Source: an optimization exercise on an open RTL-to-GDS flow (aim: small area). Production flows keep margins and buffers that such runs may drop. At most, simulation tests tie the RTL to the original design; equivalence was not proved. Some runs may be left out. An edit can pass the tests and still lose a function that they never use. Only the layout flow was run in runs 1 to 3 and 8; the RTL was not checked for function there. The clock port is modelled as an ideal driver; clocking choices that lean on that would not hold on a real chip.

==> flow/design.v, too long to show whole: its modules and the start of the top module <==
// module fir_12bit: 6501 lines
// module fir_fa: 4 lines
// module fir_ha: 4 lines
module fir_12bit(
  input clk,
  input rst,
  input wire signed [11:0] signal_in,
  output wire signed [11:0] signal_out
);
  // ...
==> flow/run.sh <==
#!/bin/bash
# synth_recipe.tcl (not shown) runs the flow's synth.tcl, then flattens the netlist and writes it again
# the make line also repeats each setting of config.mk as NAME=value (left out here)
make -C /OpenROAD-flow-scripts/flow DESIGN_CONFIG=/design/flow/config.mk WORK_HOME=/design/flow/orfs CLKGATE_MAP_FILE= SYNTH_SCRIPT=/design/flow/synth_recipe.tcl finish
==> flow/config.mk <==
export PLATFORM = sky130hd
export DESIGN_NAME = fir_12bit
export DESIGN_NICKNAME = fir_12bit
export VERILOG_FILES = /design/flow/design.v
export SDC_FILE = /design/flow/constraint.sdc
export NUM_CORES = 4
export LEC_CHECK = 0
export CAP_MARGIN = 20
export CORE_MARGIN = 2
export CORE_UTILIZATION = 40
export SLEW_MARGIN = 20
export SYNTH_HIERARCHICAL = 1
==> flow/constraint.sdc <==
create_clock -name core_clock -period 12.0 [get_ports {clk}]
set_input_delay 2.4000 -clock core_clock [delete_from_list [all_inputs] [get_ports {clk}]]
set_output_delay 2.4000 -clock core_clock [all_outputs]
set_load 0.01 [all_outputs]
### Signal wires by layer, run 1

Scale: 1 px per um.
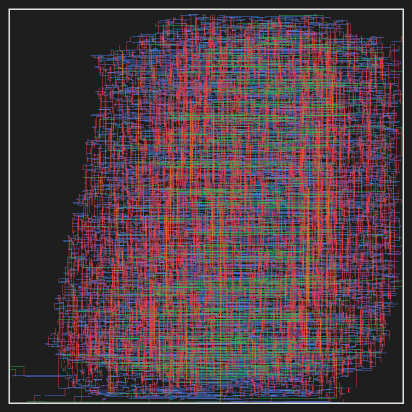
| colour | layer | wire length |
|---|---|---|
| orange | met4 | 3140 um |
| red | met2 | 86.2 mm |
| blue | met1 | 90.4 mm |
| green | met3 | 22.9 mm |
via count: 27673
global router's overall resource usage: 28.0%
mean routed wirelength per cell: 38.3 um
wire length reported by the detailed router: 203000 um

### The metal 3 layer, run 1

Scale: 1 px per um.
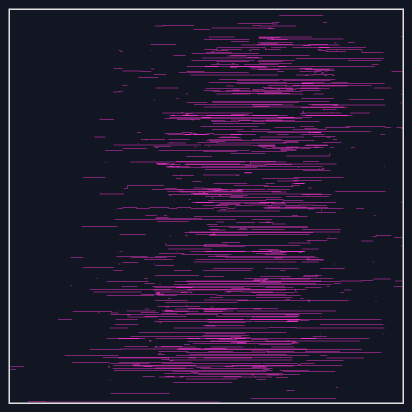
nets with wire on the layer: 485
wire length on this layer: 22.9 mm
longest straight run: 187 um
global-route met3 utilization: 10.0%

### Wire density map, run 1

Scale: 1 px per um. 39 x 39 tiles, from dark blue (low) to red (high), scaled to the fullest tile. Values are wire area over tile area, all layers added.
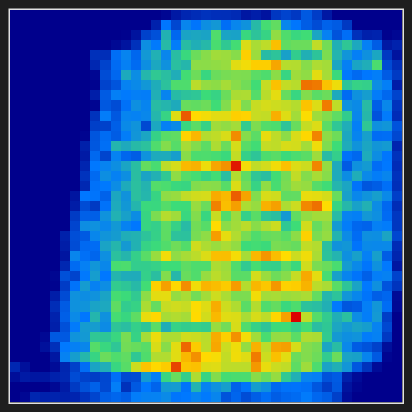
tiles over half the peak: 35%
emptiest ninth of the die: north-west
nearly empty tiles: 19%

### Congestion heat map, run 1

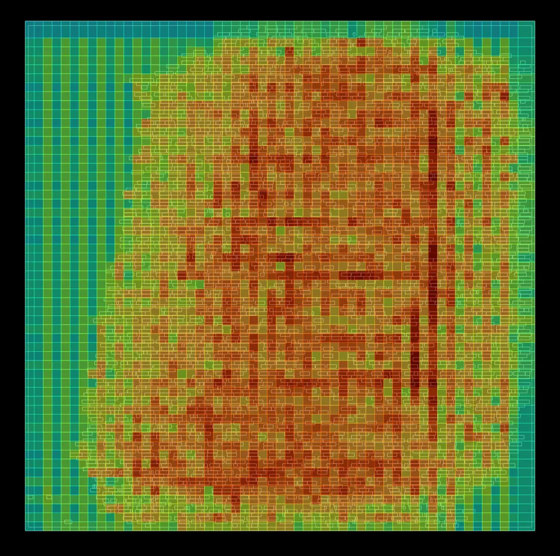
utilization after layout: 44.9%
global-route layer with the greatest usage: met1

==> Implementation_results.wiki, run 1 <==
{| class="wikitable"
! Metric !! Value
|-
| # clock sinks || 811
|-
| Count of non-filler cells in the finished layout || 5297
|-
| Cell class contributing the biggest share of worst-path delay || adder cells
|-
| FF+latch count || 811
|-
| Total setup buffers inserted after CTS || 0
|-
| Required time of the worst setup path || 12.56 ns
|-
| Proportion of layout cells with a drive suffix above 1 || 8.59%
|-
| Starting Density || 40.3%
|-
| Count of cells resized by post-cts repair || 0
|-
| Number of tap cells added at floorplan || 2016
|-
| Count of input and output buffers || 25
|-
| Cts bufs inserted || 90
|-
| Largest net degree at the start of global routing || 190
|-
| Type of the most critical hold path || reg2reg
|-
| Dpl cells || 5139
|-
| Final WS setup || 0.348 ns
|-
| Pre-CTS setup slack || 0.302 ns
|-
| Antenna violations before repair || 3
|-
| Fraction of area in registers || 30.2%
|-
| Hpwl dp || 183000 um
|-
| Post-synthesis sequential area ratio || 33.6%
|-
| Most area-hungry cell type in the Yosys netlist || sky130_fd_sc_hd__fa_1
|-
| Crit path top cell by count || sky130_fd_sc_hd__fa_1
|-
| Setup CP Type || reg2reg
|-
| Sum of overflow across all layers after global routing || 0
|-
| WP data arrival || 12.21 ns
|-
| Count of flip-flops with a built-in enable after synthesis || 0
|-
| Die width || 392 um
|-
| Antenna cell count || 0
|-
| Worst reg-to-reg setup slack || 0.35 ns
|-
| Crit path buffers/inverters || 1
|-
| Clock Tree Root || sky130_fd_sc_hd__clkbuf_16
|-
| Max Slew Vio Count || 0
|-
| Cell area reported after detailed placement || 64200 um2
|-
| Die area || 154000 um2
|-
| Max incr delay on CP || 1.00 ns
|-
| TritonCTS clock tree || yes
|-
| Total of endpoints with negative setup slack in the final report || 0
|-
| Result of the run || finished clean
|-
| Final instance area || 67200 um2
|-
| Summed negative setup slack over all endpoints || 0 ns
|-
| Clk_skew || 0.0314 ns
|-
| Yosys warnings || 7
|-
| Hold Fails Final Rpt || 0
|-
| Slew at the pin closest to its max-slew limit || 0.986 ns
|-
| Post-Route Hold Slack || 0.347 ns
|-
| Number of distinct library cells after synthesis || 8
|-
| Die boundary height || 392 um
|-
| Mean Syn Cell Area || 20.4 um2
|}
## run 1: routing by layer
metal | part of all wire (%) | track usage [%]
met5 | 0 | 0
met1 | 45 | 43.4
met2 | 43 | 38.3
met4 | 1.5 | 4.82
met3 | 11 | 10.0
## run 1: kinds of logic after synthesis
| family | share of synthesized area, % |
|---|---|
| DFF | 33.6 |
| other | 0.0124 |
| buffers and inverters | 1.12 |
| adders and majority gates | 63.9 |
| xor gates and xnor gates | 1.30 |
## run 1: cells in the final DEF, fill, tap and decap left out, types with 10 or more instances in the layout
| cell type | n |
|---|---|
| sky130_fd_sc_hd__xor3_1 | 32 |
| sky130_fd_sc_hd__clkbuf_8 | 18 |
| sky130_fd_sc_hd__ha_1 | 46 |
| sky130_fd_sc_hd__conb_1 | 17 |
| sky130_fd_sc_hd__clkbuf_16 | 91 |
| sky130_fd_sc_hd__inv_1 | 156 |
| sky130_fd_sc_hd__dfrtp_1 | 811 |
| sky130_fd_sc_hd__clkbuf_1 | 13 |
| sky130_fd_sc_hd__clkinv_2 | 10 |
| sky130_fd_sc_hd__fa_1 | 1899 |
| sky130_fd_sc_hd__buf_4 | 133 |
| sky130_fd_sc_hd__clkdlybuf4s50_1 | 24 |
==> run 2: too many edits to list; what changed since run 1 <==
flow/design.v: 6510 -> 5236 lines; modules unchanged: 1
  fir_12bit: edited, 6501 -> 5231 lines
  removed: fir_ha
==> flow/flow/run.sh (new file) <==
#!/bin/bash
# The standard layout, with one change after clock-tree synthesis (flow/skew.tcl):
# the clock of the carry-save result registers q* is delayed by a short buffer
# chain, giving the adder tree that feeds them more time (useful skew between
# registers inside the design). Timing repair then runs after global routing.
set -euo pipefail
export SKIP_CTS_REPAIR_TIMING=1
# no setup repair on the unplaced netlist (the skew is added after CTS)
export REMOVE_ABC_BUFFERS=1
export POST_CTS_TCL="$PWD/flow/skew.tcl"
bash standard.sh > standard.log 2>&1
==> flow/flow/skew.tcl (new file) <==
# Useful skew (run after CTS): the registers q* capture the adder tree's
# carry-save result and only feed the output adder, which has ample slack.
# Each group of q* registers on one clock leaf net gets its clock through a
# chain of delay buffers placed at the group's centroid.
set db [ord::get_db]
set block [ord::get_db_block]
# three delay buffers, then a clock buffer to drive the registers with a sharp edge
set chain [list sky130_fd_sc_hd__clkdlybuf4s50_1 sky130_fd_sc_hd__clkdlybuf4s50_1 sky130_fd_sc_hd__clkdlybuf4s50_1 sky130_fd_sc_hd__clkbuf_4]
set groups [dict create]
foreach inst [$block getInsts] {
  if {[regexp {^q[0-9]+\$_DFF} [$inst getName]]} {
    set net [[$inst findITerm CLK] getNet]
    dict lappend groups [$net getName] $inst
  }
}
set idx 0
dict for {netname insts} $groups {
  set net [$block findNet $netname]
  set sx 0
  set sy 0
  foreach inst $insts {
    set loc [$inst getLocation]
    set sx [expr {$sx + [lindex $loc 0]}]
    set sy [expr {$sy + [lindex $loc 1]}]
  }
  set n [llength $insts]
  set cx [expr {$sx / $n}]
  set cy [expr {$sy / $n}]
  set prev $net
  set s 0
  foreach cell $chain {
    set buf [odb::dbInst_create $block [$db findMaster $cell] "skew_dly_${idx}_${s}"]
    set out [odb::dbNet_create $block "skew_clk_${idx}_${s}"]
    $out setSigType CLOCK
    [$buf findITerm A] connect $prev
    [$buf findITerm X] connect $out
    $buf setLocation $cx $cy
    $buf setPlacementStatus PLACED
    set prev $out
    incr s
  }
  foreach inst $insts {
    set it [$inst findITerm CLK]
    $it disconnect
    $it connect $prev
  }
  puts "skew: group $idx on $netname: [llength $insts] registers"
  incr idx
}
global_connect
detailed_placement
check_placement -verbose
estimate_parasitics -placement
report_clock_skew
report_worst_slack -max
report_worst_slack -min
==> flow/standard.sh (new file) <==
#!/bin/bash
# synth_recipe.tcl (not shown) runs the flow's synth.tcl, then flattens the netlist and writes it again
# the make line also repeats each setting of config.mk as NAME=value (left out here)
make -C /OpenROAD-flow-scripts/flow DESIGN_CONFIG=/design/flow/config.mk WORK_HOME=/design/flow/orfs CLKGATE_MAP_FILE= SYNTH_SCRIPT=/design/flow/synth_recipe.tcl "${@:-finish}"
--- a/flow/config.mk
+++ b/flow/config.mk
@@ -9,4 +9,11 @@
 export CORE_MARGIN = 2
 export CORE_UTILIZATION = 40
+export CTS_BUF_LIST = sky130_fd_sc_hd__clkbuf_8
+export CTS_CLUSTER_DIAMETER = 90
+export CTS_CLUSTER_SIZE = 16
+export GPL_TIMING_DRIVEN = 0
+export HOLD_SLACK_MARGIN = 0.05
+export PLACE_DENSITY = 0.7
+export SETUP_SLACK_MARGIN = 0.05
 export SLEW_MARGIN = 20
 export SYNTH_HIERARCHICAL = 1
removed: flow/run.sh
### Congestion heat map, run 2

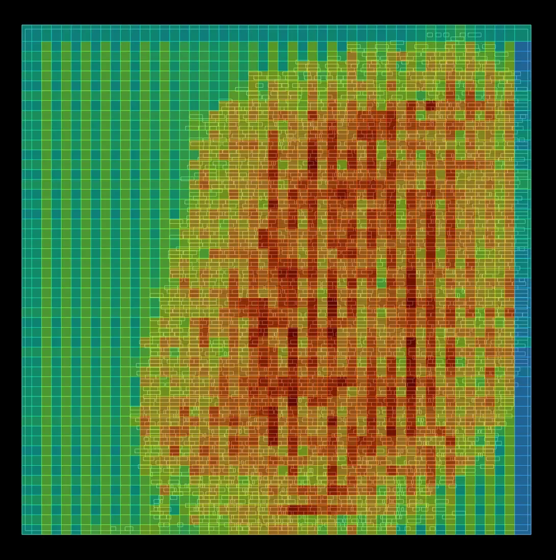
global router's overall resource usage: 21.0%
global-route layer with the greatest usage: met2
global-route met3 utilization: 7.23%

### Signal wires by layer, run 2

Scale: 1.5 px per um.
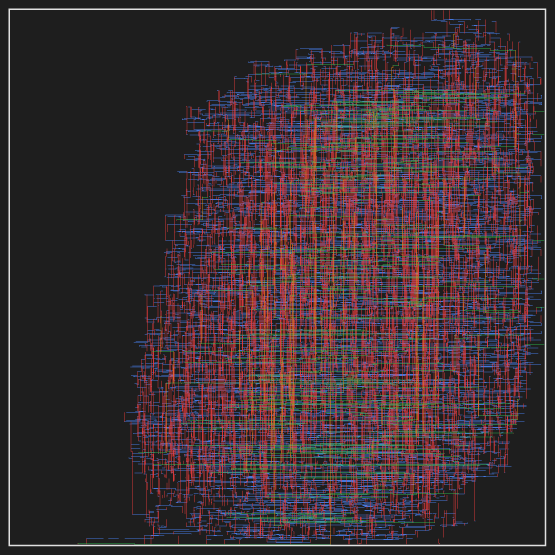
| colour | layer | wire length |
|---|---|---|
| green | met3 | 12200 um |
| orange | met4 | 3730 um |
| red | met2 | 60.2 mm |
| blue | met1 | 48.9 mm |
wire length reported by the detailed router: 125000 um
mean routed wirelength per cell: 28.9 um
via count: 21109

### Wire density map, run 2

Scale: 1 px per um. 36 x 36 tiles, from dark blue (low) to red (high), scaled to the fullest tile. Values are wire area over tile area, all layers added.
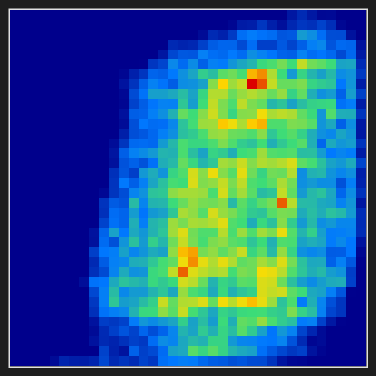

==> Implementation_results.wiki, run 2 <==
{| class="wikitable"
! Metric !! Value
|-
| Required time of the worst setup path || 14.26 ns (+1.70 ns)
|-
| Routed met2 length || 60200 um (-30%)
|-
| TritonCTS clock tree || yes
|-
| Largest net degree at the start of global routing || 104 (-45%)
|-
| Final instance area || 53400 um2 (-21%)
|-
| Cell class contributing the biggest share of worst-path delay || adder cells
|-
| Die area || 127000 um2 (-17%)
|-
| Max incr delay on CP || 0.89 ns (-0.11 ns)
|-
| Count of flip-flops with a built-in enable after synthesis || 0 (unchanged)
|-
| Die width || 356 um (-9.2%)
|-
| Post-Route Hold Slack || -0.0168 ns (-0.364 ns)
|-
| Hold Fails Final Rpt || 1 (+1)
|-
| Type of the most critical hold path || reg2reg
|-
| Antenna violations before repair || 1 (-2)
|-
| Worst reg-to-reg setup slack || 0.32 ns (-0.03 ns)
|-
| Clk_skew || 1.66 ns (+1.63 ns)
|-
| Crit path top cell by count || sky130_fd_sc_hd__fa_1
|-
| Result of the run || complete, but fails checks
|-
| Commonest non-fill, non-tap cell in the layout || sky130_fd_sc_hd__fa_1
|-
| Slew at the pin closest to its max-slew limit || 0.607 ns (-0.379 ns)
|-
| Mux cell area share after synthesis || 0% (unchanged)
|-
| Setup CP Type || reg2reg
|-
| Yosys warnings || 7 (unchanged)
|-
| Hpwl dp || 110000 um (-40%)
|-
| Cell area reported after detailed placement || 52100 um2 (-19%)
|-
| Commonest non-fill, non-tap cells in the layout || 1308 x sky130_fd_sc_hd__fa_1, 810 x sky130_fd_sc_hd__dfrtp_1, 299 x sky130_fd_sc_hd__inv_1, 112 x sky130_fd_sc_hd__ha_1, 60 x sky130_fd_sc_hd__clkbuf_8
|-
| Reasons for failing layout checks || negative hold slack
|-
| DR top layer || met4
|-
| Met2 Use GR || 32.8% (-5.5 points)
|}
==> run 2: changes by cell type in the layout (fill, tap and decap cells not counted), moves of 8 or more <==
cell,before,now
sky130_fd_sc_hd__ha_1,46,112
sky130_fd_sc_hd__buf_4,133,2
sky130_fd_sc_hd__clkdlybuf4s50_1,24,39
sky130_fd_sc_hd__conb_1,17,0
sky130_fd_sc_hd__inv_1,156,299
sky130_fd_sc_hd__clkbuf_1,13,0
sky130_fd_sc_hd__clkbuf_8,18,60
sky130_fd_sc_hd__fa_2,0,28
sky130_fd_sc_hd__clkbuf_16,91,0
sky130_fd_sc_hd__xor3_1,32,0
sky130_fd_sc_hd__fa_1,1899,1308
sky130_fd_sc_hd__clkinv_2,10,2
==> run 2: layout make-up, clock buffers not listed <==
type                    instances  area, um2
fillers                     10675      70100
diodes                          1       2.50
repair buffers                 36        500
well taps                    1637       2050
flip-flops and latches        810      20300
clock inverters                13        118
inverters                     298       1120
multi-input cells            1458      28300
plain buffers                  20        188
==> run 2: metrics by stage <==
stage / setup TNS (ns) / cells
final: 0 / 4333
after global routing: 0 / 4333
after detailed placement: -12.04 / 4236
after global placement: - / 4228
after floorplan: -0.983 / 2566
==> run 3: changes to the inputs <==
--- a/flow/config.mk
+++ b/flow/config.mk
@@ -13,5 +13,5 @@
 export CTS_CLUSTER_SIZE = 16
 export GPL_TIMING_DRIVEN = 0
-export HOLD_SLACK_MARGIN = 0.05
+export HOLD_SLACK_MARGIN = 0.15
 export PLACE_DENSITY = 0.7
 export SETUP_SLACK_MARGIN = 0.05
### Congestion heat map, run 3

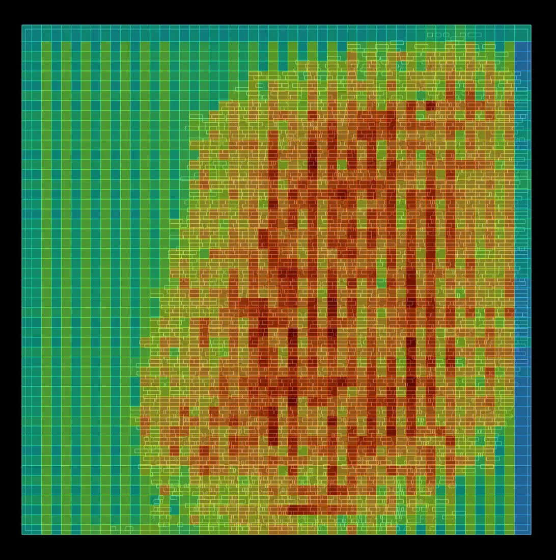
met2 Use GR: 32.8%
utilization after layout: 43.2%

### Wire density map, run 3

Scale: 1 px per um. 36 x 36 tiles, from dark blue (low) to red (high), scaled to the fullest tile. Values are wire area over tile area, all layers added.
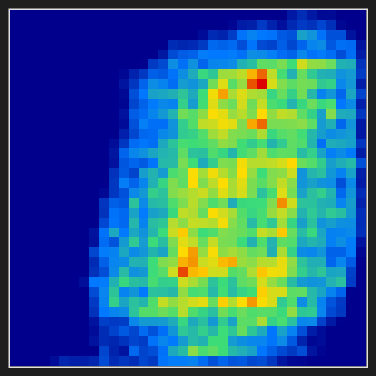
tiles over half the peak: 23%
mean over tiles: 0.16
nearly empty tiles: 33%

### Signal wires by layer, run 3

Scale: 1.5 px per um.
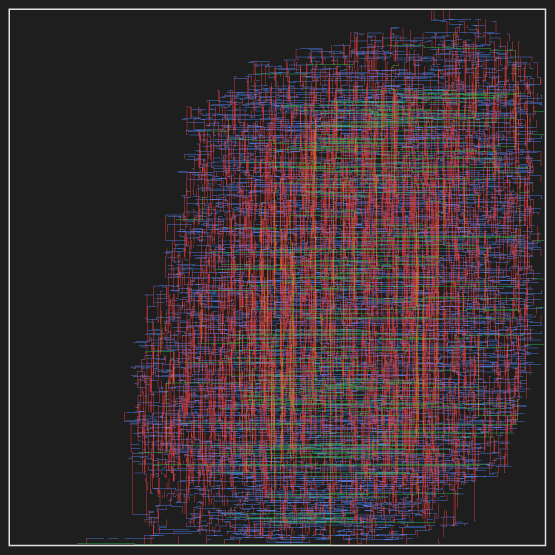
| colour | layer | wire length |
|---|---|---|
| blue | met1 | 49.1 mm |
| red | met2 | 60.2 mm |
| orange | met4 | 3770 um |
| green | met3 | 12000 um |

==> Implementation_results.wiki, run 3 <==
{| class="wikitable"
! Metric !! Value
|-
| Number of distinct library cells after synthesis || 12
|-
| Via count || 21110 (+0.0047%)
|-
| Antenna violations before repair || 1 (unchanged)
|-
| Filler cell count in the final layout || 10675 (unchanged)
|-
| Hold Fails Final Rpt || 0 (-1)
|-
| Wire length reported by the detailed router || 125000 um (about the same)
|-
| DR top layer || met4
|-
| Cell area reported after detailed placement || 52100 um2 (unchanged)
|-
| TritonCTS clock tree || yes
|-
| Type of the most critical hold path || reg2reg
|-
| Yosys warnings || 7 (unchanged)
|-
| Result of the run || finished clean
|-
| Die width || 356 um (unchanged)
|-
| Die area || 127000 um2 (unchanged)
|-
| Routed met2 length || 60200 um (about the same)
|-
| Largest net degree at the start of global routing || 104 (unchanged)
|-
| Worst reg-to-reg setup slack || 0.34 ns (+0.02 ns)
|-
| Global-route met3 utilization || 7.23% (unchanged)
|-
| Hpwl dp || 110000 um (unchanged)
|-
| Commonest non-fill, non-tap cells in the layout || 1308 x sky130_fd_sc_hd__fa_1, 810 x sky130_fd_sc_hd__dfrtp_1, 299 x sky130_fd_sc_hd__inv_1, 112 x sky130_fd_sc_hd__ha_1, 60 x sky130_fd_sc_hd__clkbuf_8
|-
| Post-Route Hold Slack || 0.0704 ns (+0.0871 ns)
|-
| Clk_skew || 1.67 ns (+0.00397 ns)
|-
| Required time of the worst setup path || 14.26 ns (about the same)
|-
| Global router's overall resource usage || 21.0% (unchanged)
|-
| Final instance area || 53400 um2 (about the same)
|-
| Mean routed wirelength per cell || 28.9 um (about the same)
|-
| Count of flip-flops with a built-in enable after synthesis || 0 (unchanged)
|-
| Global-route layer with the greatest usage || met2
|-
| Slew at the pin closest to its max-slew limit || 0.574 ns (-0.0327 ns)
|}
## run 3: cell types whose count changed in the layout (fill, tap and decap cells not counted), sizes merged
cell,delta
dlygate4sd3,+2
## run 3: cells by family after synthesis
kind of cell	share of synthesized area, %
AOI/OAI and AO/OA	0.0327
xor gates and xnor gates	0.0353
adders and majority gates	56.6
buffers and inverters	2.43
DFF	40.8
and+or+nand+nor	0.0780
## run 3: per-stage QoR
step / utilization, % / TNS (ns) / std cells
finish: 43.2 / 0 / 4335
global route: 43.2 / 0 / 4335
detailed placement: 42.2 / -12.04 / 4236
global placement: 42.0 / - / 4228
floorplan: - / -0.983 / 2566
## run 3: area by class of cell, clock buffers not listed
cell class              count  area, um2  area share [%]
diodes                      1       2.50         0.00469
plain buffers              20        188           0.352
clock inverters            13        118           0.220
inverters                 298       1120            2.10
multi-input cells        1458      28300            53.0
flip-flops and latches    810      20300            38.0
well taps                1637       2050            3.84
repair buffers             38        520           0.975
## Run 4: large edit since run 3, in outline
flow/design.v: 5236 -> 5210 lines; modules unchanged: 1
  fir_12bit: edited, 5231 -> 5205 lines
### The metal 3 layer, run 4

Scale: 1.5 px per um.
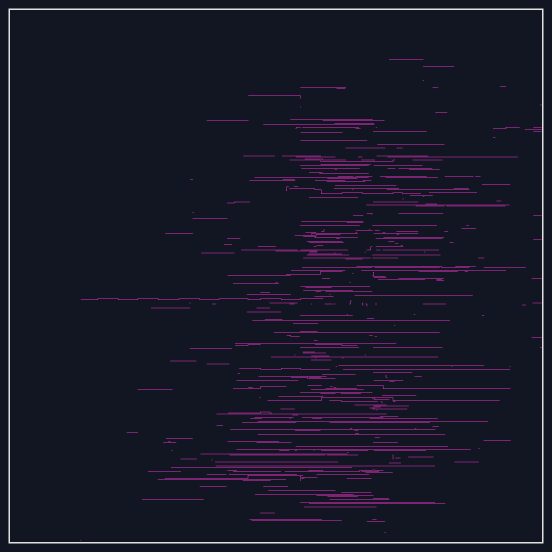
wire length on this layer: 9070 um
nets with wire on the layer: 259
share of all routed wire: 7.5%
longest straight run: 156 um
wire length reported by the detailed router: 121000 um
global-route met3 utilization: 4.08%
via count: 21140

### Selected gate families, run 4

Scale: 1.5 px per um.
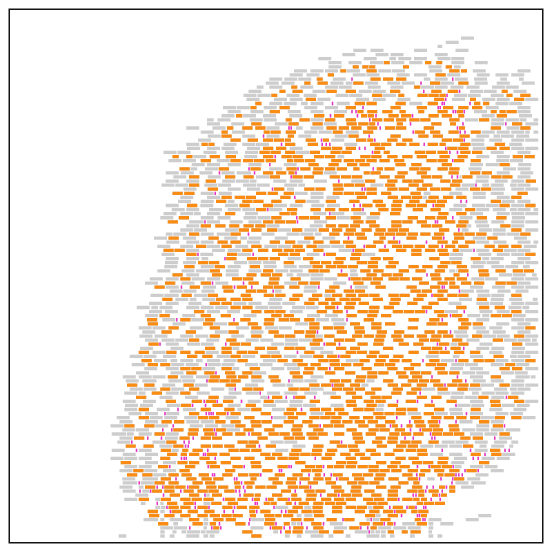
| colour | family | cells | most used |
|---|---|---|---|
| magenta | inverters | 337 | inv_1 |
| orange | adder and majority cells | 1415 | fa_1 |
count of non-filler cells in the finished layout: 4329
commonest non-fill, non-tap cell in the layout: sky130_fd_sc_hd__fa_1
multi-input gate share of the layout cell area: 52.0%

### Congestion heat map, run 4

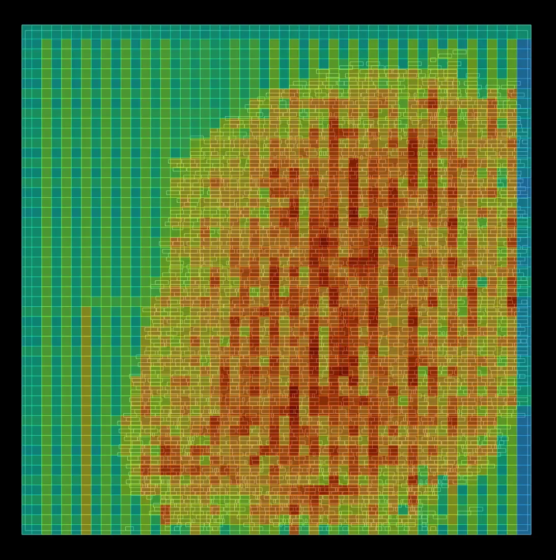
met1 Use GR: 30.5%
mean routed wirelength per cell: 28.0 um
global router's overall resource usage: 20.5%

==> Implementation_results.wiki, run 4 <==
{| class="wikitable"
! Metric !! Value
|-
| Global-route layer with the greatest usage || met2
|-
| Filler cell count in the final layout || 10528 (-1.4%)
|-
| Required time of the worst setup path || 14.21 ns (-0.05 ns)
|-
| Result of the run || finished clean
|-
| Antenna cell count || 1 (unchanged)
|-
| Combinational family with the most area after synthesis || adder cells
|-
| Post-Route Hold Slack || 0.162 ns (+0.0918 ns)
|-
| Dpl cells || 4230 (-0.14%)
|-
| Number of combinational gates with multiple inputs || 1421 (-2.5%)
|-
| Synth Area in Adders || 55.8% (-0.79 points)
|-
| Met2 Use GR || 31.8% (-0.94 points)
|-
| Slew at the pin closest to its max-slew limit || 0.554 ns (-0.0202 ns)
|-
| Number of tap cells added at floorplan || 1625 (-0.73%)
|-
| Basic-gate share of the synthesized area counting and, or, nand and nor cells || 0.0636% (-0.014 points)
|-
| Hpwl dp || 108000 um (-2.3%)
|-
| Compound-gate portion of the synthesized area || 0.0102% (-0.023 points)
|-
| Cell area reported after detailed placement || 51700 um2 (-0.86%)
|-
| Utilization after layout || 43.4% (+0.19 points)
|-
| Antenna violations before repair || 2 (+1)
|-
| Count of inverters not on the clock network in the layout || 337 (+13%)
|-
| Largest net degree at the start of global routing || 105 (+0.96%)
|-
| Final instance area || 52900 um2 (-0.86%)
|-
| Fraction of area in registers || 38.4% (+0.43 points)
|}
run 4: cell types whose count changed after synthesis, moves of 2 or more:
cell / delta
sky130_fd_sc_hd__dfrtp_1: +2
sky130_fd_sc_hd__fa_1: -34
sky130_fd_sc_hd__inv_1: +39
sky130_fd_sc_hd__nand2b_1: -3
run 4: cells by family (layout without fill, tap and decap cells):
| family | after synthesis | count (layout) |
|---|---|---|
| AO/OA/AOI/OAI | 1 | 1 |
| adder cells (fa/ha/maj) | 1415 | 1415 |
| AND/OR/NAND/NOR | 3 | 3 |
| buffers and inverters | 349 | 470 |
| other | 0 | 1 |
| flip-flops | 812 | 812 |
| XOR/XNOR | 2 | 2 |
run 4: layer usage:
metal / part of all wire (%) / vias to the layer above
met2: 48 / 644
met4: 2.2 / 0
li1: - / 7800
met3: 7.5 / 128
met5: 0 / -
met1: 42 / 12568
==> run 5: changes to the inputs <==
--- a/flow/flow/skew.tcl
+++ b/flow/flow/skew.tcl
@@ -48,4 +48,18 @@
   incr idx
 }
+# The port buffers need no delay cell: use a small buffer instead.
+set small [$db findMaster sky130_fd_sc_hd__buf_2]
+foreach inst [$block getInsts] {
+  if {[regexp {^(input|output)[0-9]+$} [$inst getName]] &&
+      [[$inst getMaster] getName] eq "sky130_fd_sc_hd__clkdlybuf4s50_1"} {
+    $inst swapMaster $small
+  }
+}
+# Drop the clock tree's dummy loads (cells that only load a clock net).
+foreach inst [$block getInsts] {
+  if {[regexp {^clkload[0-9]+$} [$inst getName]]} {
+    odb::dbInst_destroy $inst
+  }
+}
 global_connect
 detailed_placement
--- a/flow/config.mk
+++ b/flow/config.mk
@@ -14,5 +14,5 @@
 export GPL_TIMING_DRIVEN = 0
 export HOLD_SLACK_MARGIN = 0.15
-export PLACE_DENSITY = 0.7
+export PLACE_DENSITY = 0.75
 export SETUP_SLACK_MARGIN = 0.05
 export SLEW_MARGIN = 20
### Selected gate families, run 5

Scale: 1.5 px per um.
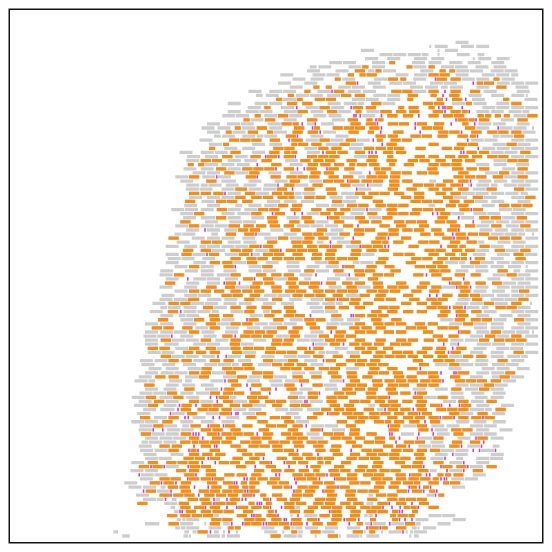
| colour | family | cells | most used |
|---|---|---|---|
| magenta | inverters | 337 | inv_1 |
| orange | adder and majority cells | 1415 | fa_1 |

### Wire density map, run 5

Scale: 1 px per um. 35 x 35 tiles, from dark blue (low) to red (high), scaled to the fullest tile. Values are wire area over tile area, all layers added.
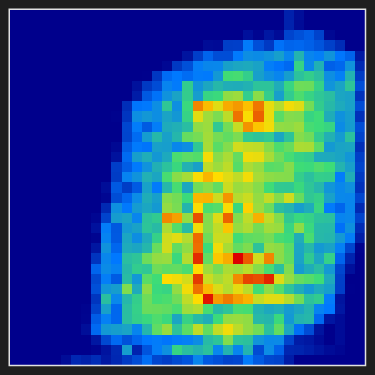
fullest tile: 0.58
mean over tiles: 0.16
tiles over half the peak: 23%
wire length reported by the detailed router: 120000 um
mean routed wirelength per cell: 27.8 um
via count: 20875
global router's overall resource usage: 20.2%

### Congestion heat map, run 5

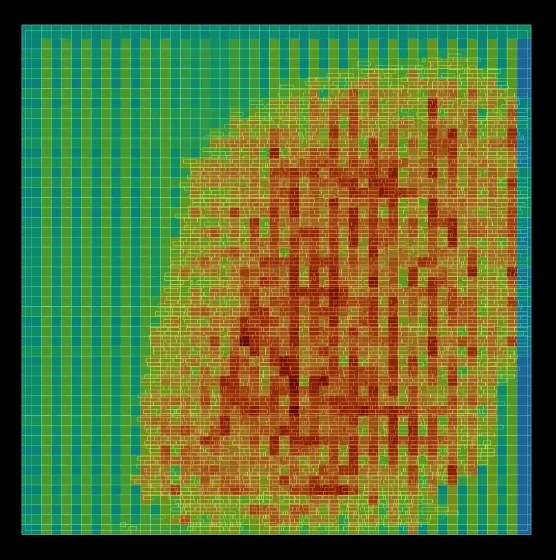
utilization after layout: 43.2%
met1 Use GR: 27.4%
met2 Use GR: 31.6%
global-route met3 utilization: 6.71%

==> Implementation_results.wiki, run 5 <==
{| class="wikitable"
! Metric !! Value
|-
| Result of the run || finished clean
|-
| Final instance area || 52600 um2 (-0.57%)
|-
| Count of non-filler cells in the finished layout || 4317 (-0.28%)
|-
| Required time of the worst setup path || 14.15 ns (-0.06 ns)
|-
| Antenna violations before repair || 1 (-1)
|-
| Slew at the pin closest to its max-slew limit || 0.615 ns (+0.0610 ns)
|-
| Most used standard cells in the synthesized netlist || 1302 x sky130_fd_sc_hd__fa_1, 812 x sky130_fd_sc_hd__dfrtp_1, 337 x sky130_fd_sc_hd__inv_1
|-
| Dpl cells || 4228 (-0.047%)
|-
| Commonest non-fill, non-tap cells in the layout || 1295 x sky130_fd_sc_hd__fa_1, 812 x sky130_fd_sc_hd__dfrtp_1, 337 x sky130_fd_sc_hd__inv_1, 113 x sky130_fd_sc_hd__ha_1, 61 x sky130_fd_sc_hd__clkbuf_8
|-
| Post-synthesis async set-or-reset flop share || 100%
|-
| Post-Route Hold Slack || 0.172 ns (+0.0102 ns)
|-
| Die boundary height || 355 um
|-
| Proportion of layout cells with a drive suffix above 1 || 4.01%
|-
| Commonest non-fill, non-tap cell in the layout || sky130_fd_sc_hd__fa_1
|-
| Hpwl dp || 106000 um (-1.6%)
|-
| Post-synthesis sequential area ratio || 41.3%
|-
| Residual antenna-violating net count after detailed routing || 0
|-
| Cell area reported after detailed placement || 51600 um2 (-0.11%)
|-
| Largest net degree at the start of global routing || 107 (+1.9%)
|-
| Setup CP Type || reg2reg
|-
| # Max-Cap Violations || 0
|-
| Tightest slew margin relative to the limit || 59.0%
|-
| Max Slew Vio Count || 0
|-
| Filler cell count in the final layout || 10491 (-0.35%)
|}
run 5: cell counts after synthesis:
No cell type changed its count.
run 5: routing by layer:
metal  global-route usage, %  share of wire [%]  vias up
met4                    5.12                2.7        0
met1                    27.4                 40    12245
met5                       0                  0        -
met2                    31.6                 48      686
li1                        -                  -     7789
met3                    6.71                9.5      155
run 5: area by class of cell, clock buffers not listed:
| type | count | area, um2 | share of cell area, % |
|---|---|---|---|
| Buffer | 20 | 188 | 0.357 |
| Multi-Input combinational cell | 1421 | 27600 | 52.4 |
| Inverter | 337 | 1260 | 2.40 |
| Timing Repair Buffer | 39 | 415 | 0.789 |
| Sequential cell | 812 | 20300 | 38.6 |
| Antenna cell | 2 | 5.00 | 0.00951 |
| Tap cell | 1625 | 2030 | 3.86 |
run 5: cells by family after synthesis:
logic type | share of synthesized area (%)
xor gates and xnor gates | 0.0356
AOI/OAI and AO/OA | 0.0102
buffers and inverters | 2.75
adders and majority gates | 55.8
DFF | 41.3
and+or+nand+nor | 0.0635
run 5: worst max-delay path: cells and delay by family, from the launching register on:
kind,cells,cell delay [ns]
adders and majority gates,28,12.48
buffers and inverters,3,0.17
DFF,1,0.40
==> run 6: changes to the inputs <==
--- a/flow/config.mk
+++ b/flow/config.mk
@@ -14,5 +14,5 @@
 export GPL_TIMING_DRIVEN = 0
 export HOLD_SLACK_MARGIN = 0.15
-export PLACE_DENSITY = 0.75
+export PLACE_DENSITY = 0.7
 export SETUP_SLACK_MARGIN = 0.05
 export SLEW_MARGIN = 20
### Selected gate families, run 6

Scale: 1.5 px per um.
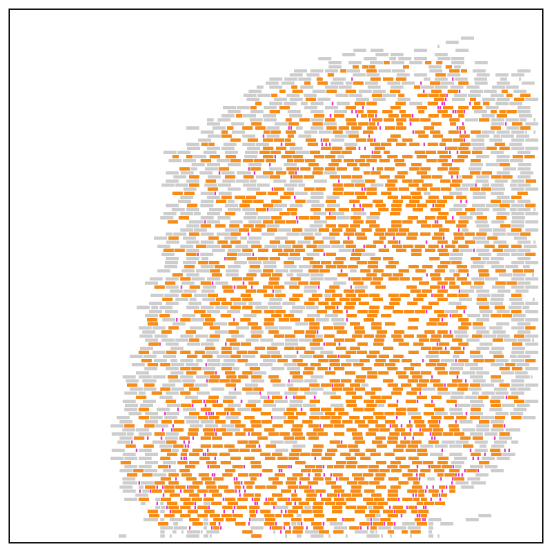
| colour | family | cells | most used |
|---|---|---|---|
| magenta | inverters | 337 | inv_1 |
| orange | adder and majority cells | 1415 | fa_1 |
multi-input gate share of the layout cell area: 52.3%
count of non-filler cells in the finished layout: 4317

### The metal 3 layer, run 6

Scale: 1.5 px per um.
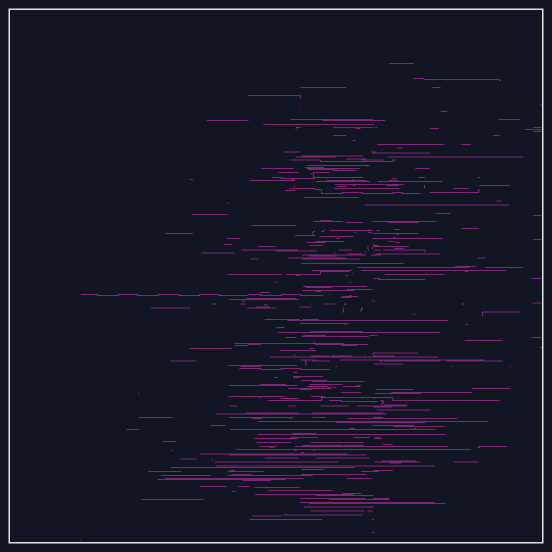
share of all routed wire: 7.1%
nets with wire on the layer: 255
wire length on this layer: 8560 um
main direction: horizontal
longest straight run: 156 um
via count: 21089
wire length reported by the detailed router: 121000 um
global-route met3 utilization: 4.02%

### Signal wires by layer, run 6

Scale: 1.5 px per um.
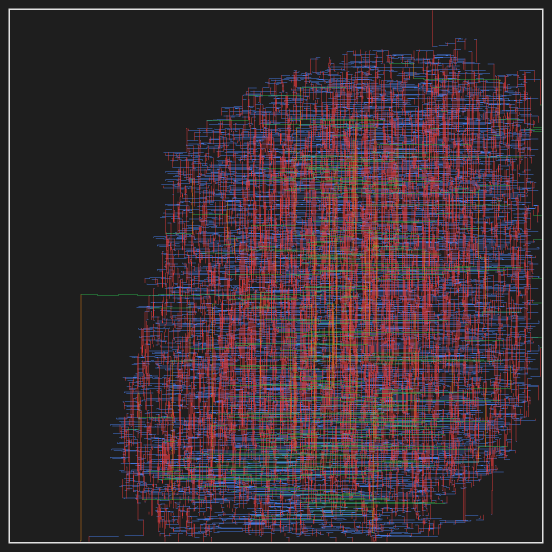
| colour | layer | wire length |
|---|---|---|
| green | met3 | 8560 um |
| blue | met1 | 51.9 mm |
| orange | met4 | 2450 um |
| red | met2 | 58.2 mm |

==> Implementation_results.wiki, run 6 <==
{| class="wikitable"
! Metric !! Value
|-
| Utilization after layout || 43.2% (about the same)
|-
| Post-synthesis sequential area ratio || 41.3% (unchanged)
|-
| Commonest non-fill, non-tap cells in the layout || 1300 x sky130_fd_sc_hd__fa_1, 812 x sky130_fd_sc_hd__dfrtp_1, 337 x sky130_fd_sc_hd__inv_1, 113 x sky130_fd_sc_hd__ha_1, 60 x sky130_fd_sc_hd__clkbuf_8
|-
| Setup CP Type || reg2reg
|-
| Synth Area in Adders || 55.8% (unchanged)
|-
| Required time of the worst setup path || 14.14 ns (about the same)
|-
| Worst reg-to-reg setup slack || 0.38 ns
|-
| Most used standard cells in the synthesized netlist || 1302 x sky130_fd_sc_hd__fa_1, 812 x sky130_fd_sc_hd__dfrtp_1, 337 x sky130_fd_sc_hd__inv_1
|-
| Sum of overflow across all layers after global routing || 0
|-
| Tightest slew margin relative to the limit || 63.2% (+4.2 points)
|-
| Hold Fails Final Rpt || 0
|-
| Die boundary height || 355 um (unchanged)
|-
| # Max-Cap Violations || 0 (unchanged)
|-
| Result of the run || finished clean
|-
| Clock-pin slew reported for the worst setup and hold paths after clock tree synthesis || 0.10 ns
|-
| Cell area reported after detailed placement || 51700 um2 (+0.11%)
|-
| Commonest non-fill, non-tap cell in the layout || sky130_fd_sc_hd__fa_1
|-
| Total of endpoints with negative setup slack in the final report || 0
|-
| Max Slew Vio Count || 0 (unchanged)
|-
| Antenna violations before repair || 2 (+1)
|-
| Largest net degree at the start of global routing || 105 (-1.9%)
|-
| Residual antenna-violating net count after detailed routing || 0 (unchanged)
|-
| Global router's overall resource usage || 20.5% (+0.33 points)
|-
| Basic-gate share of the synthesized area counting and, or, nand and nor cells || 0.0636% (unchanged)
|-
| Final instance area || 52600 um2 (about the same)
|-
| Core outline area || 122000 um2
|-
| TritonRoute pass-1 iters || 5
|-
| Combinational family with the most area after synthesis || adder cells
|-
| Post-synthesis share of cell area spent on xor and xnor gates || 0.0356% (unchanged)
|-
| Post-Route Hold Slack || 0.178 ns (+0.00518 ns)
|-
| Mean routed wirelength per cell || 28.1 um (+1.0%)
|-
| Post-synthesis async set-or-reset flop share || 100% (unchanged)
|-
| Dpl cells || 4230 (+0.047%)
|-
| Most area-hungry cell type in the Yosys netlist || sky130_fd_sc_hd__fa_1
|-
| Proportion of layout cells with a drive suffix above 1 || 3.86% (-0.15 points)
|-
| Hpwl dp || 108000 um (+1.6%)
|-
| Compound-gate portion of the synthesized area || 0.0102% (unchanged)
|}
[run 6: cell types whose count changed in the layout (fill, tap and decap cells not counted), sizes merged]
cell | before | now
buf | 33 | 35
clkbuf | 66 | 65
diode | 2 | 1
[run 6: final cells by class, clock buffers not listed]
class / instances / area (um2)
well taps: 1625 / 2030
diodes: 1 / 2.50
fillers: 10558 / 69200
plain buffers: 20 / 188
inverters: 337 / 1260
flip-flops and latches: 812 / 20300
repair buffers: 41 / 470
multi-input cells: 1421 / 27500
[run 6: worst max-delay path: cells and delay by family (launching register included)]
kind	cells	cell delay (ns)
flip-flops	1	0.39
adder cells (fa/ha/maj)	28	12.43
buffers and inverters	3	0.15
[run 6: per-layer routing]
metal / global-route usage (%) / vias to the layer above / share of wire, %
met2: 31.9 / 635 / 48
met3: 4.02 / 121 / 7.1
met4: 4.02 / 0 / 2.0
li1: - / 7779 / -
met1: 30.6 / 12554 / 43
met5: 0 / - / 0
==> run 7: changes to the inputs <==
--- a/flow/config.mk
+++ b/flow/config.mk
@@ -10,6 +10,6 @@
 export CORE_UTILIZATION = 40
 export CTS_BUF_LIST = sky130_fd_sc_hd__clkbuf_8
-export CTS_CLUSTER_DIAMETER = 90
-export CTS_CLUSTER_SIZE = 16
+export CTS_CLUSTER_DIAMETER = 95
+export CTS_CLUSTER_SIZE = 18
 export GPL_TIMING_DRIVEN = 0
 export HOLD_SLACK_MARGIN = 0.15
### Wire density map, run 7

Scale: 1 px per um. 35 x 35 tiles, from dark blue (low) to red (high), scaled to the fullest tile. Values are wire area over tile area, all layers added.
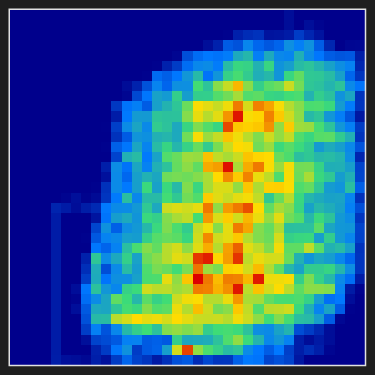
fullest tile: 0.51
nearly empty tiles: 32%
mean over tiles: 0.15
emptiest ninth of the die: north-west
tiles over half the peak: 28%

### Congestion heat map, run 7

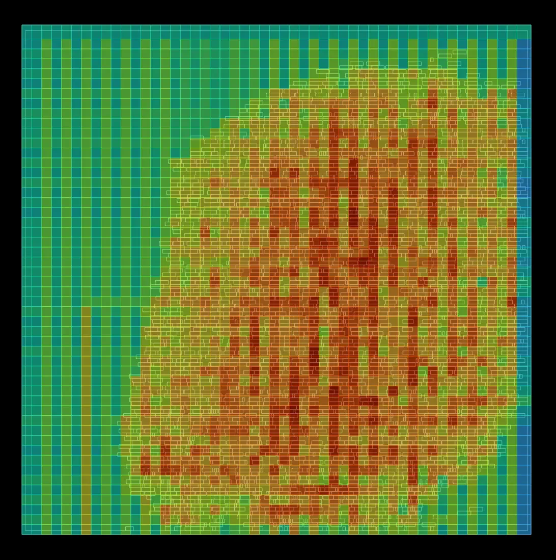
mean routed wirelength per cell: 28.1 um
met2 Use GR: 31.9%
global-route met3 utilization: 4.29%
met1 Use GR: 30.2%

### Signal wires by layer, run 7

Scale: 1.5 px per um.
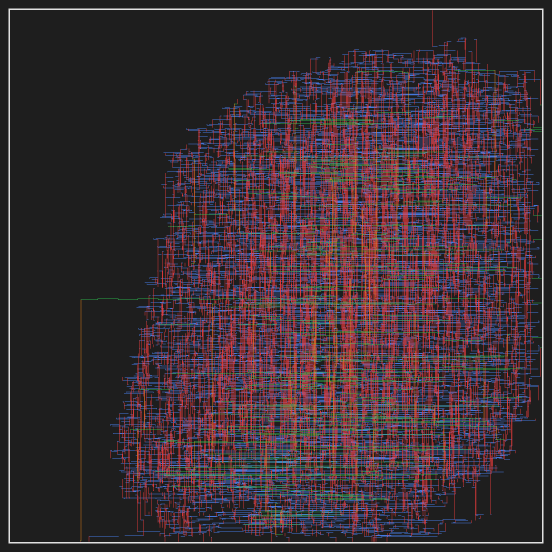
| colour | layer | wire length |
|---|---|---|
| green | met3 | 8960 um |
| red | met2 | 58.2 mm |
| orange | met4 | 2720 um |
| blue | met1 | 51.3 mm |
via count: 21107
wire length reported by the detailed router: 121000 um

==> Implementation_results.wiki, run 7 <==
{| class="wikitable"
! Metric !! Value
|-
| Result of the run || finished clean
|-
| Final cycle utilization of the critical path || 96.8%
|-
| Cell area reported after detailed placement || 51700 um2 (unchanged)
|-
| Sum of overflow across all layers after global routing || 0 (unchanged)
|-
| Num ports || 26
|-
| Count of flip-flops with a built-in enable after synthesis || 0
|-
| Hold Fails Final Rpt || 0 (unchanged)
|-
| Die boundary height || 355 um (unchanged)
|-
| Crit path buffers/inverters || 3 (unchanged)
|-
| Utilization after layout || 43.2% (about the same)
|-
| Most area-hungry cell type in the Yosys netlist || sky130_fd_sc_hd__fa_1
|-
| Max Slew Vio Count || 0 (unchanged)
|-
| Worst reg-to-reg setup slack || 0.39 ns (about the same)
|-
| TritonCTS clock tree || yes
|-
| Die width || 355 um
|-
| Post-synthesis sequential area ratio || 41.3% (unchanged)
|-
| Residual antenna-violating net count after detailed routing || 0 (unchanged)
|-
| Min Tclk post-route || 11.61 ns
|-
| Cell types occupying the most area after synthesis || sky130_fd_sc_hd__fa_1 53%, sky130_fd_sc_hd__dfrtp_1 41%, sky130_fd_sc_hd__ha_1 2.9%
|-
| Total of endpoints with negative setup slack in the final report || 0 (unchanged)
|-
| # clock sinks || 812
|-
| Crit path top cell by count || sky130_fd_sc_hd__fa_1
|-
| Starting Density || 40.4%
|-
| Proportion of layout cells with a drive suffix above 1 || 4.21% (+0.34 points)
|-
| Final instance area || 52600 um2 (about the same)
|-
| Antenna violations before repair || 2 (unchanged)
|-
| Number of distinct library cells after synthesis || 10
|-
| Area share of the leading cell type in the synthesized netlist || 53.0%
|-
| WP data arrival || 13.73 ns
|-
| Core outline area || 122000 um2 (unchanged)
|-
| Commonest non-fill, non-tap cell in the layout || sky130_fd_sc_hd__fa_1
|-
| Min-Delay Path Depth || 5
|-
| Global router's overall resource usage || 20.5% (about the same)
|-
| Number of instances in the synthesized netlist || 2582
|-
| Dpl cells || 4230 (unchanged)
|-
| Predominant post-synthesis flop cell || sky130_fd_sc_hd__dfrtp_1
|-
| Die area || 126000 um2
|-
| Pre-CTS setup slack || -1.24 ns
|-
| Post-synthesis async set-or-reset flop share || 100% (unchanged)
|-
| Hpwl dp || 108000 um (unchanged)
|-
| Post-route DRC violation count || 0
|-
| Largest net degree at the start of global routing || 105 (unchanged)
|-
| Count of non-filler cells in the finished layout || 4312 (-0.12%)
|-
| Critical Path Stages || 31 (unchanged)
|-
| Max incr delay on CP || 0.68 ns
|-
| Tightest slew margin relative to the limit || 63.0% (-0.19 points)
|-
| Clock-pin slew reported for the worst setup and hold paths after clock tree synthesis || 0.10 ns (about the same)
|-
| Required time of the worst setup path || 14.11 ns (-0.03 ns)
|-
| Number of nets in the final layout || 4117
|-
| Summed negative setup slack over all endpoints || 0 ns
|-
| Type of the most critical hold path || reg2reg
|-
| Most used standard cells in the synthesized netlist || 1302 x sky130_fd_sc_hd__fa_1, 812 x sky130_fd_sc_hd__dfrtp_1, 337 x sky130_fd_sc_hd__inv_1
|-
| Violation count after the first detailed-route iteration || 1879
|-
| Vias per Instance || 4.89
|-
| Commonest non-fill, non-tap cells in the layout || 1286 x sky130_fd_sc_hd__fa_1, 812 x sky130_fd_sc_hd__dfrtp_1, 337 x sky130_fd_sc_hd__inv_1, 113 x sky130_fd_sc_hd__ha_1, 55 x sky130_fd_sc_hd__clkbuf_8
|-
| Setup CP Type || reg2reg
|-
| TritonRoute pass-1 iters || 5 (unchanged)
|-
| Cell class contributing the biggest share of worst-path delay || adder cells
|-
| # Max-Cap Violations || 0 (unchanged)
|}
## run 7: cells by family (layout without fill, tap and decap cells)
logic type	after synthesis	count (layout)	synth area share [%]
xor+xnor	2	2	0.0356
other cells	0	1	0
simple gates	3	3	0.0635
fa+ha+maj	1415	1415	55.8
compound gates	1	1	0.0102
flops	812	812	41.3
buf+inv	349	453	2.75
## run 7: per-layer routing
layer  vias up  wire length [um]  GRT usage (%)
met4         0              2720           4.45
met2       615             58200           31.9
met1     12587             51300           30.2
li1       7782                 -              -
met3       123              8960           4.29
met5         -                 0              0
## run 7: through the flow
stage               hold slack, ns
floorplan                    0.331
global placement             0.336
detailed placement           0.335
global route                 0.214
finish                       0.164
## run 7: layout make-up, clock buffers not listed
class,instances,area (um2)
multi-input combinational,1421,27600
buffer,20,188
timing repair buffer,41,470
fill,10563,69300
tap,1625,2030
inverter,337,1260
sequential,812,20300
antenna,1,2.50
## run 7: worst min-delay path, delay by kind of cell (launching register included)
| kind | cells | cell delay [ns] |
|---|---|---|
| fa+ha+maj | 5 | 1.36 |
| flops | 1 | 0.37 |
## Run 8: large edit since run 7, in outline
flow/design.v: 5210 -> 8087 lines; modules unchanged: 0
  fir_12bit: edited, 5205 -> 8086 lines
  removed: fir_fa
==> flow/run.sh (new file) <==
#!/bin/bash
# synth_recipe.tcl (not shown) runs the flow's synth.tcl, then flattens the netlist and writes it again
# the make line also repeats each setting of config.mk as NAME=value (left out here)
make -C /OpenROAD-flow-scripts/flow DESIGN_CONFIG=/design/flow/config.mk WORK_HOME=/design/flow/orfs CLKGATE_MAP_FILE= SYNTH_SCRIPT=/design/flow/synth_recipe.tcl finish
==> flow/config.mk (replaced) <==
export PLATFORM = sky130hd
export DESIGN_NAME = fir_12bit
export DESIGN_NICKNAME = fir_12bit
export VERILOG_FILES = /design/flow/design.v
export SDC_FILE = /design/flow/constraint.sdc
export NUM_CORES = 4
export LEC_CHECK = 0
export CAP_MARGIN = 20
export CORE_MARGIN = 2
export CORE_UTILIZATION = 40
export SLEW_MARGIN = 20
removed: flow/flow/run.sh
removed: flow/flow/skew.tcl
removed: flow/standard.sh
### Signal wires by layer, run 8

Scale: 1 px per um.
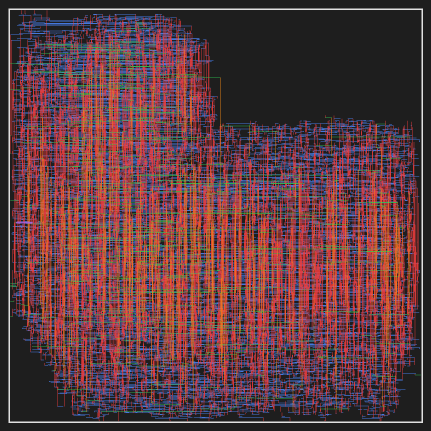
| colour | layer | wire length |
|---|---|---|
| red | met2 | 115 mm |
| blue | met1 | 91.3 mm |
| purple | met5 | 14.7 um |
| orange | met4 | 19100 um |
| green | met3 | 11100 um |
via count: 36295
global router's overall resource usage: 29.6%

### The metal 3 layer, run 8

Scale: 1 px per um.
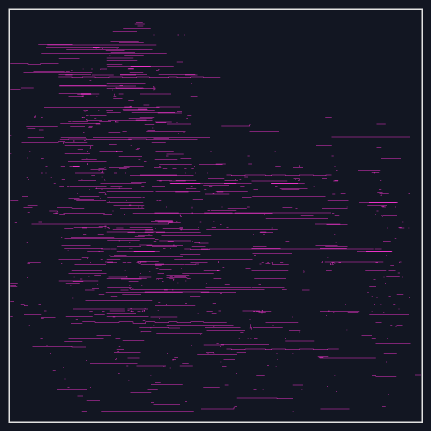
share of all routed wire: 4.7%
main direction: horizontal
global-route met3 utilization: 4.02%
wire length reported by the detailed router: 236000 um

### Wire density map, run 8

Scale: 1 px per um. 21 x 21 tiles, from dark blue (low) to red (high), scaled to the fullest tile. Values are wire area over tile area, all layers added.
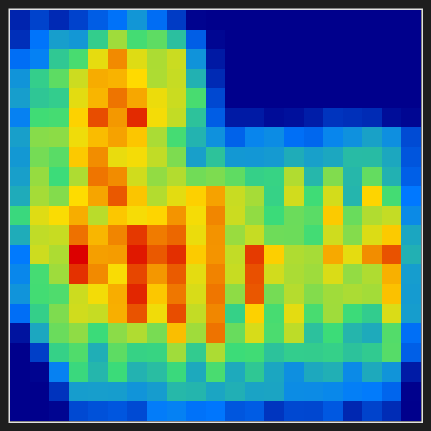
mean routed wirelength per cell: 29.5 um

==> Implementation_results.wiki, run 8 <==
{| class="wikitable"
! Metric !! Value
|-
| Crit path top cell by count || sky130_fd_sc_hd__fa_2
|-
| Commonest non-fill, non-tap cells in the layout || 1993 x sky130_fd_sc_hd__inv_1, 1580 x sky130_fd_sc_hd__fa_1, 802 x sky130_fd_sc_hd__dfrtp_1, 742 x sky130_fd_sc_hd__buf_4, 290 x sky130_fd_sc_hd__fa_2
|-
| Dpl cells || 7807 (+85%)
|-
| Largest net degree at the start of global routing || 168 (+60%)
|-
| TritonCTS clock tree || yes
|-
| Hpwl dp || 218000 um (+100%)
|-
| Tightest slew margin relative to the limit || 37.0% (-26 points)
|-
| Min-Delay Path Depth || 0 (-5)
|-
| Cell class contributing the biggest share of worst-path delay || adder cells
|-
| Final instance area || 79700 um2 (+52%)
|-
| Post-synthesis sequential area ratio || 30.3% (-11 points)
|-
| Post-Route Hold Slack || 0.312 ns (+0.148 ns)
|-
| Cell area reported after detailed placement || 75600 um2 (+46%)
|-
| Num ports || 26 (unchanged)
|-
| Type of the most critical hold path || reg2reg
|-
| Most area-hungry cell type in the Yosys netlist || sky130_fd_sc_hd__fa_1
|-
| Post-route DRC violation count || 0 (unchanged)
|-
| Crit path buffers/inverters || 10 (+7)
|-
| Total of endpoints with negative setup slack in the final report || 9 (+9)
|-
| Predominant post-synthesis flop cell || sky130_fd_sc_hd__dfrtp_1
|-
| Clock-pin slew reported for the worst setup and hold paths after clock tree synthesis || 0.06 ns (-0.04 ns)
|-
| Pre-CTS setup slack || -2.41 ns (-1.18 ns)
|-
| Setup CP Type || reg2reg
|-
| Max Slew Vio Count || 0 (unchanged)
|-
| Area share of the leading cell type in the synthesized netlist || 56.4% (+3.4 points)
|-
| Number of instances in the synthesized netlist || 4847 (+88%)
|-
| Reasons for failing layout checks || negative setup slack
|-
| Count of non-filler cells in the finished layout || 8004 (+86%)
|-
| Number of nets in the final layout || 7691 (+87%)
|-
| Die area || 169000 um2 (+35%)
|-
| Worst reg-to-reg setup slack || -1.73 ns (-2.12 ns)
|-
| Post-synthesis async set-or-reset flop share || 100% (unchanged)
|-
| Antenna violations before repair || 5 (+3)
|-
| Commonest non-fill, non-tap cell in the layout || sky130_fd_sc_hd__inv_1
|-
| Cell types occupying the most area after synthesis || sky130_fd_sc_hd__fa_1 56%, sky130_fd_sc_hd__dfrtp_1 30%, sky130_fd_sc_hd__inv_1 12%
|-
| Final cycle utilization of the critical path || 114% (+18 points)
|-
| Required time of the worst setup path || 12.67 ns (-1.44 ns)
|-
| Core outline area || 165000 um2 (+35%)
|-
| Final WS setup || -1.73 ns
|-
| Result of the run || complete, but fails checks
|-
| # clock sinks || 804 (-0.99%)
|}
run 8: layout make-up:
| type | count | area (um2) |
|---|---|---|
| well taps | 2189 | 2740 |
| clock inverters | 41 | 597 |
| inverters | 2076 | 7800 |
| repair buffers | 798 | 6420 |
| flip-flops and latches | 804 | 20100 |
| diodes | 5 | 12.5 |
| fillers | 14662 | 85300 |
| clock buffers | 124 | 2560 |
| multi-input cells | 1967 | 39500 |
run 8: kinds of logic (layout without fill, tap and decap cells):
kind of cell	Yosys count	after routing	synth area share (%)
AO/OA/AOI/OAI	10	10	0.104
adder cells (fa/ha/maj)	1941	1941	57.7
flip-flops	804	804	30.3
XOR/XNOR	8	8	0.105
AND/OR/NAND/NOR	8	8	0.0640
buffers and inverters	2076	3039	11.7
other	0	5	0
run 8: layer usage:
layer,up-vias,GRT usage [%],share of wire (%)
met5,-,0,0.0059
met2,1140,48.9,49
met4,2,17.9,8.1
met3,490,4.02,4.7
met1,20160,37.2,39
li1,14503,-,-

re-timing with driven ports:
How much do the figures lean on ideal ports? The routed layouts below were timed once more, with nothing changed but the port constraints. Step 1 sets driving cells, clkbuf_16 on the clock port and buf_2 on the other inputs (assumed; they add their load-dependent delay and slew). Step 2, shift: input delay + t, output delay - t, t = (earliest + latest rising clock arrival at the registers) / 2. This alone moves slack from input paths to output paths. Slacks: ideal ports / drivers / drivers and shift; pairs: ideal ports / drivers.
run	t, ns	slack for setup (ns)	hold WS [ns]	clock arrival spread, ns	worst register clock-pin slew, ns
run 1	0.779	0.348 / 0.348 / 0.348	0.347 / 0.347 / 0.347	0.033 / 0.032	0.08 / 0.08
run 2	1.623	0.320 / 0.320 / 0.320	-0.017 / -0.017 / -0.017	1.665 / 1.664	0.12 / 0.12
run 3	1.625	0.336 / 0.336 / 0.336	0.070 / 0.070 / 0.070	1.669 / 1.669	0.12 / 0.12
run 4	1.601	0.374 / 0.374 / 0.374	0.162 / 0.162 / 0.162	1.619 / 1.618	0.12 / 0.12
run 5	1.549	0.308 / 0.308 / 0.308	0.172 / 0.172 / 0.172	1.660 / 1.660	0.11 / 0.11
run 6	1.545	0.381 / 0.381 / 0.381	0.178 / 0.178 / 0.178	1.637 / 1.637	0.12 / 0.12
run 7	1.554	0.386 / 0.386 / 0.386	0.164 / 0.164 / 0.164	1.630 / 1.630	0.12 / 0.12
run 8	0.787	-1.733 / -1.733 / -1.733	0.312 / 0.312 / 0.312	0.101 / 0.101	0.07 / 0.07
In 6 of these runs the clock reaches the registers at very different times; t lies between them, and the last value is a rough guide only.
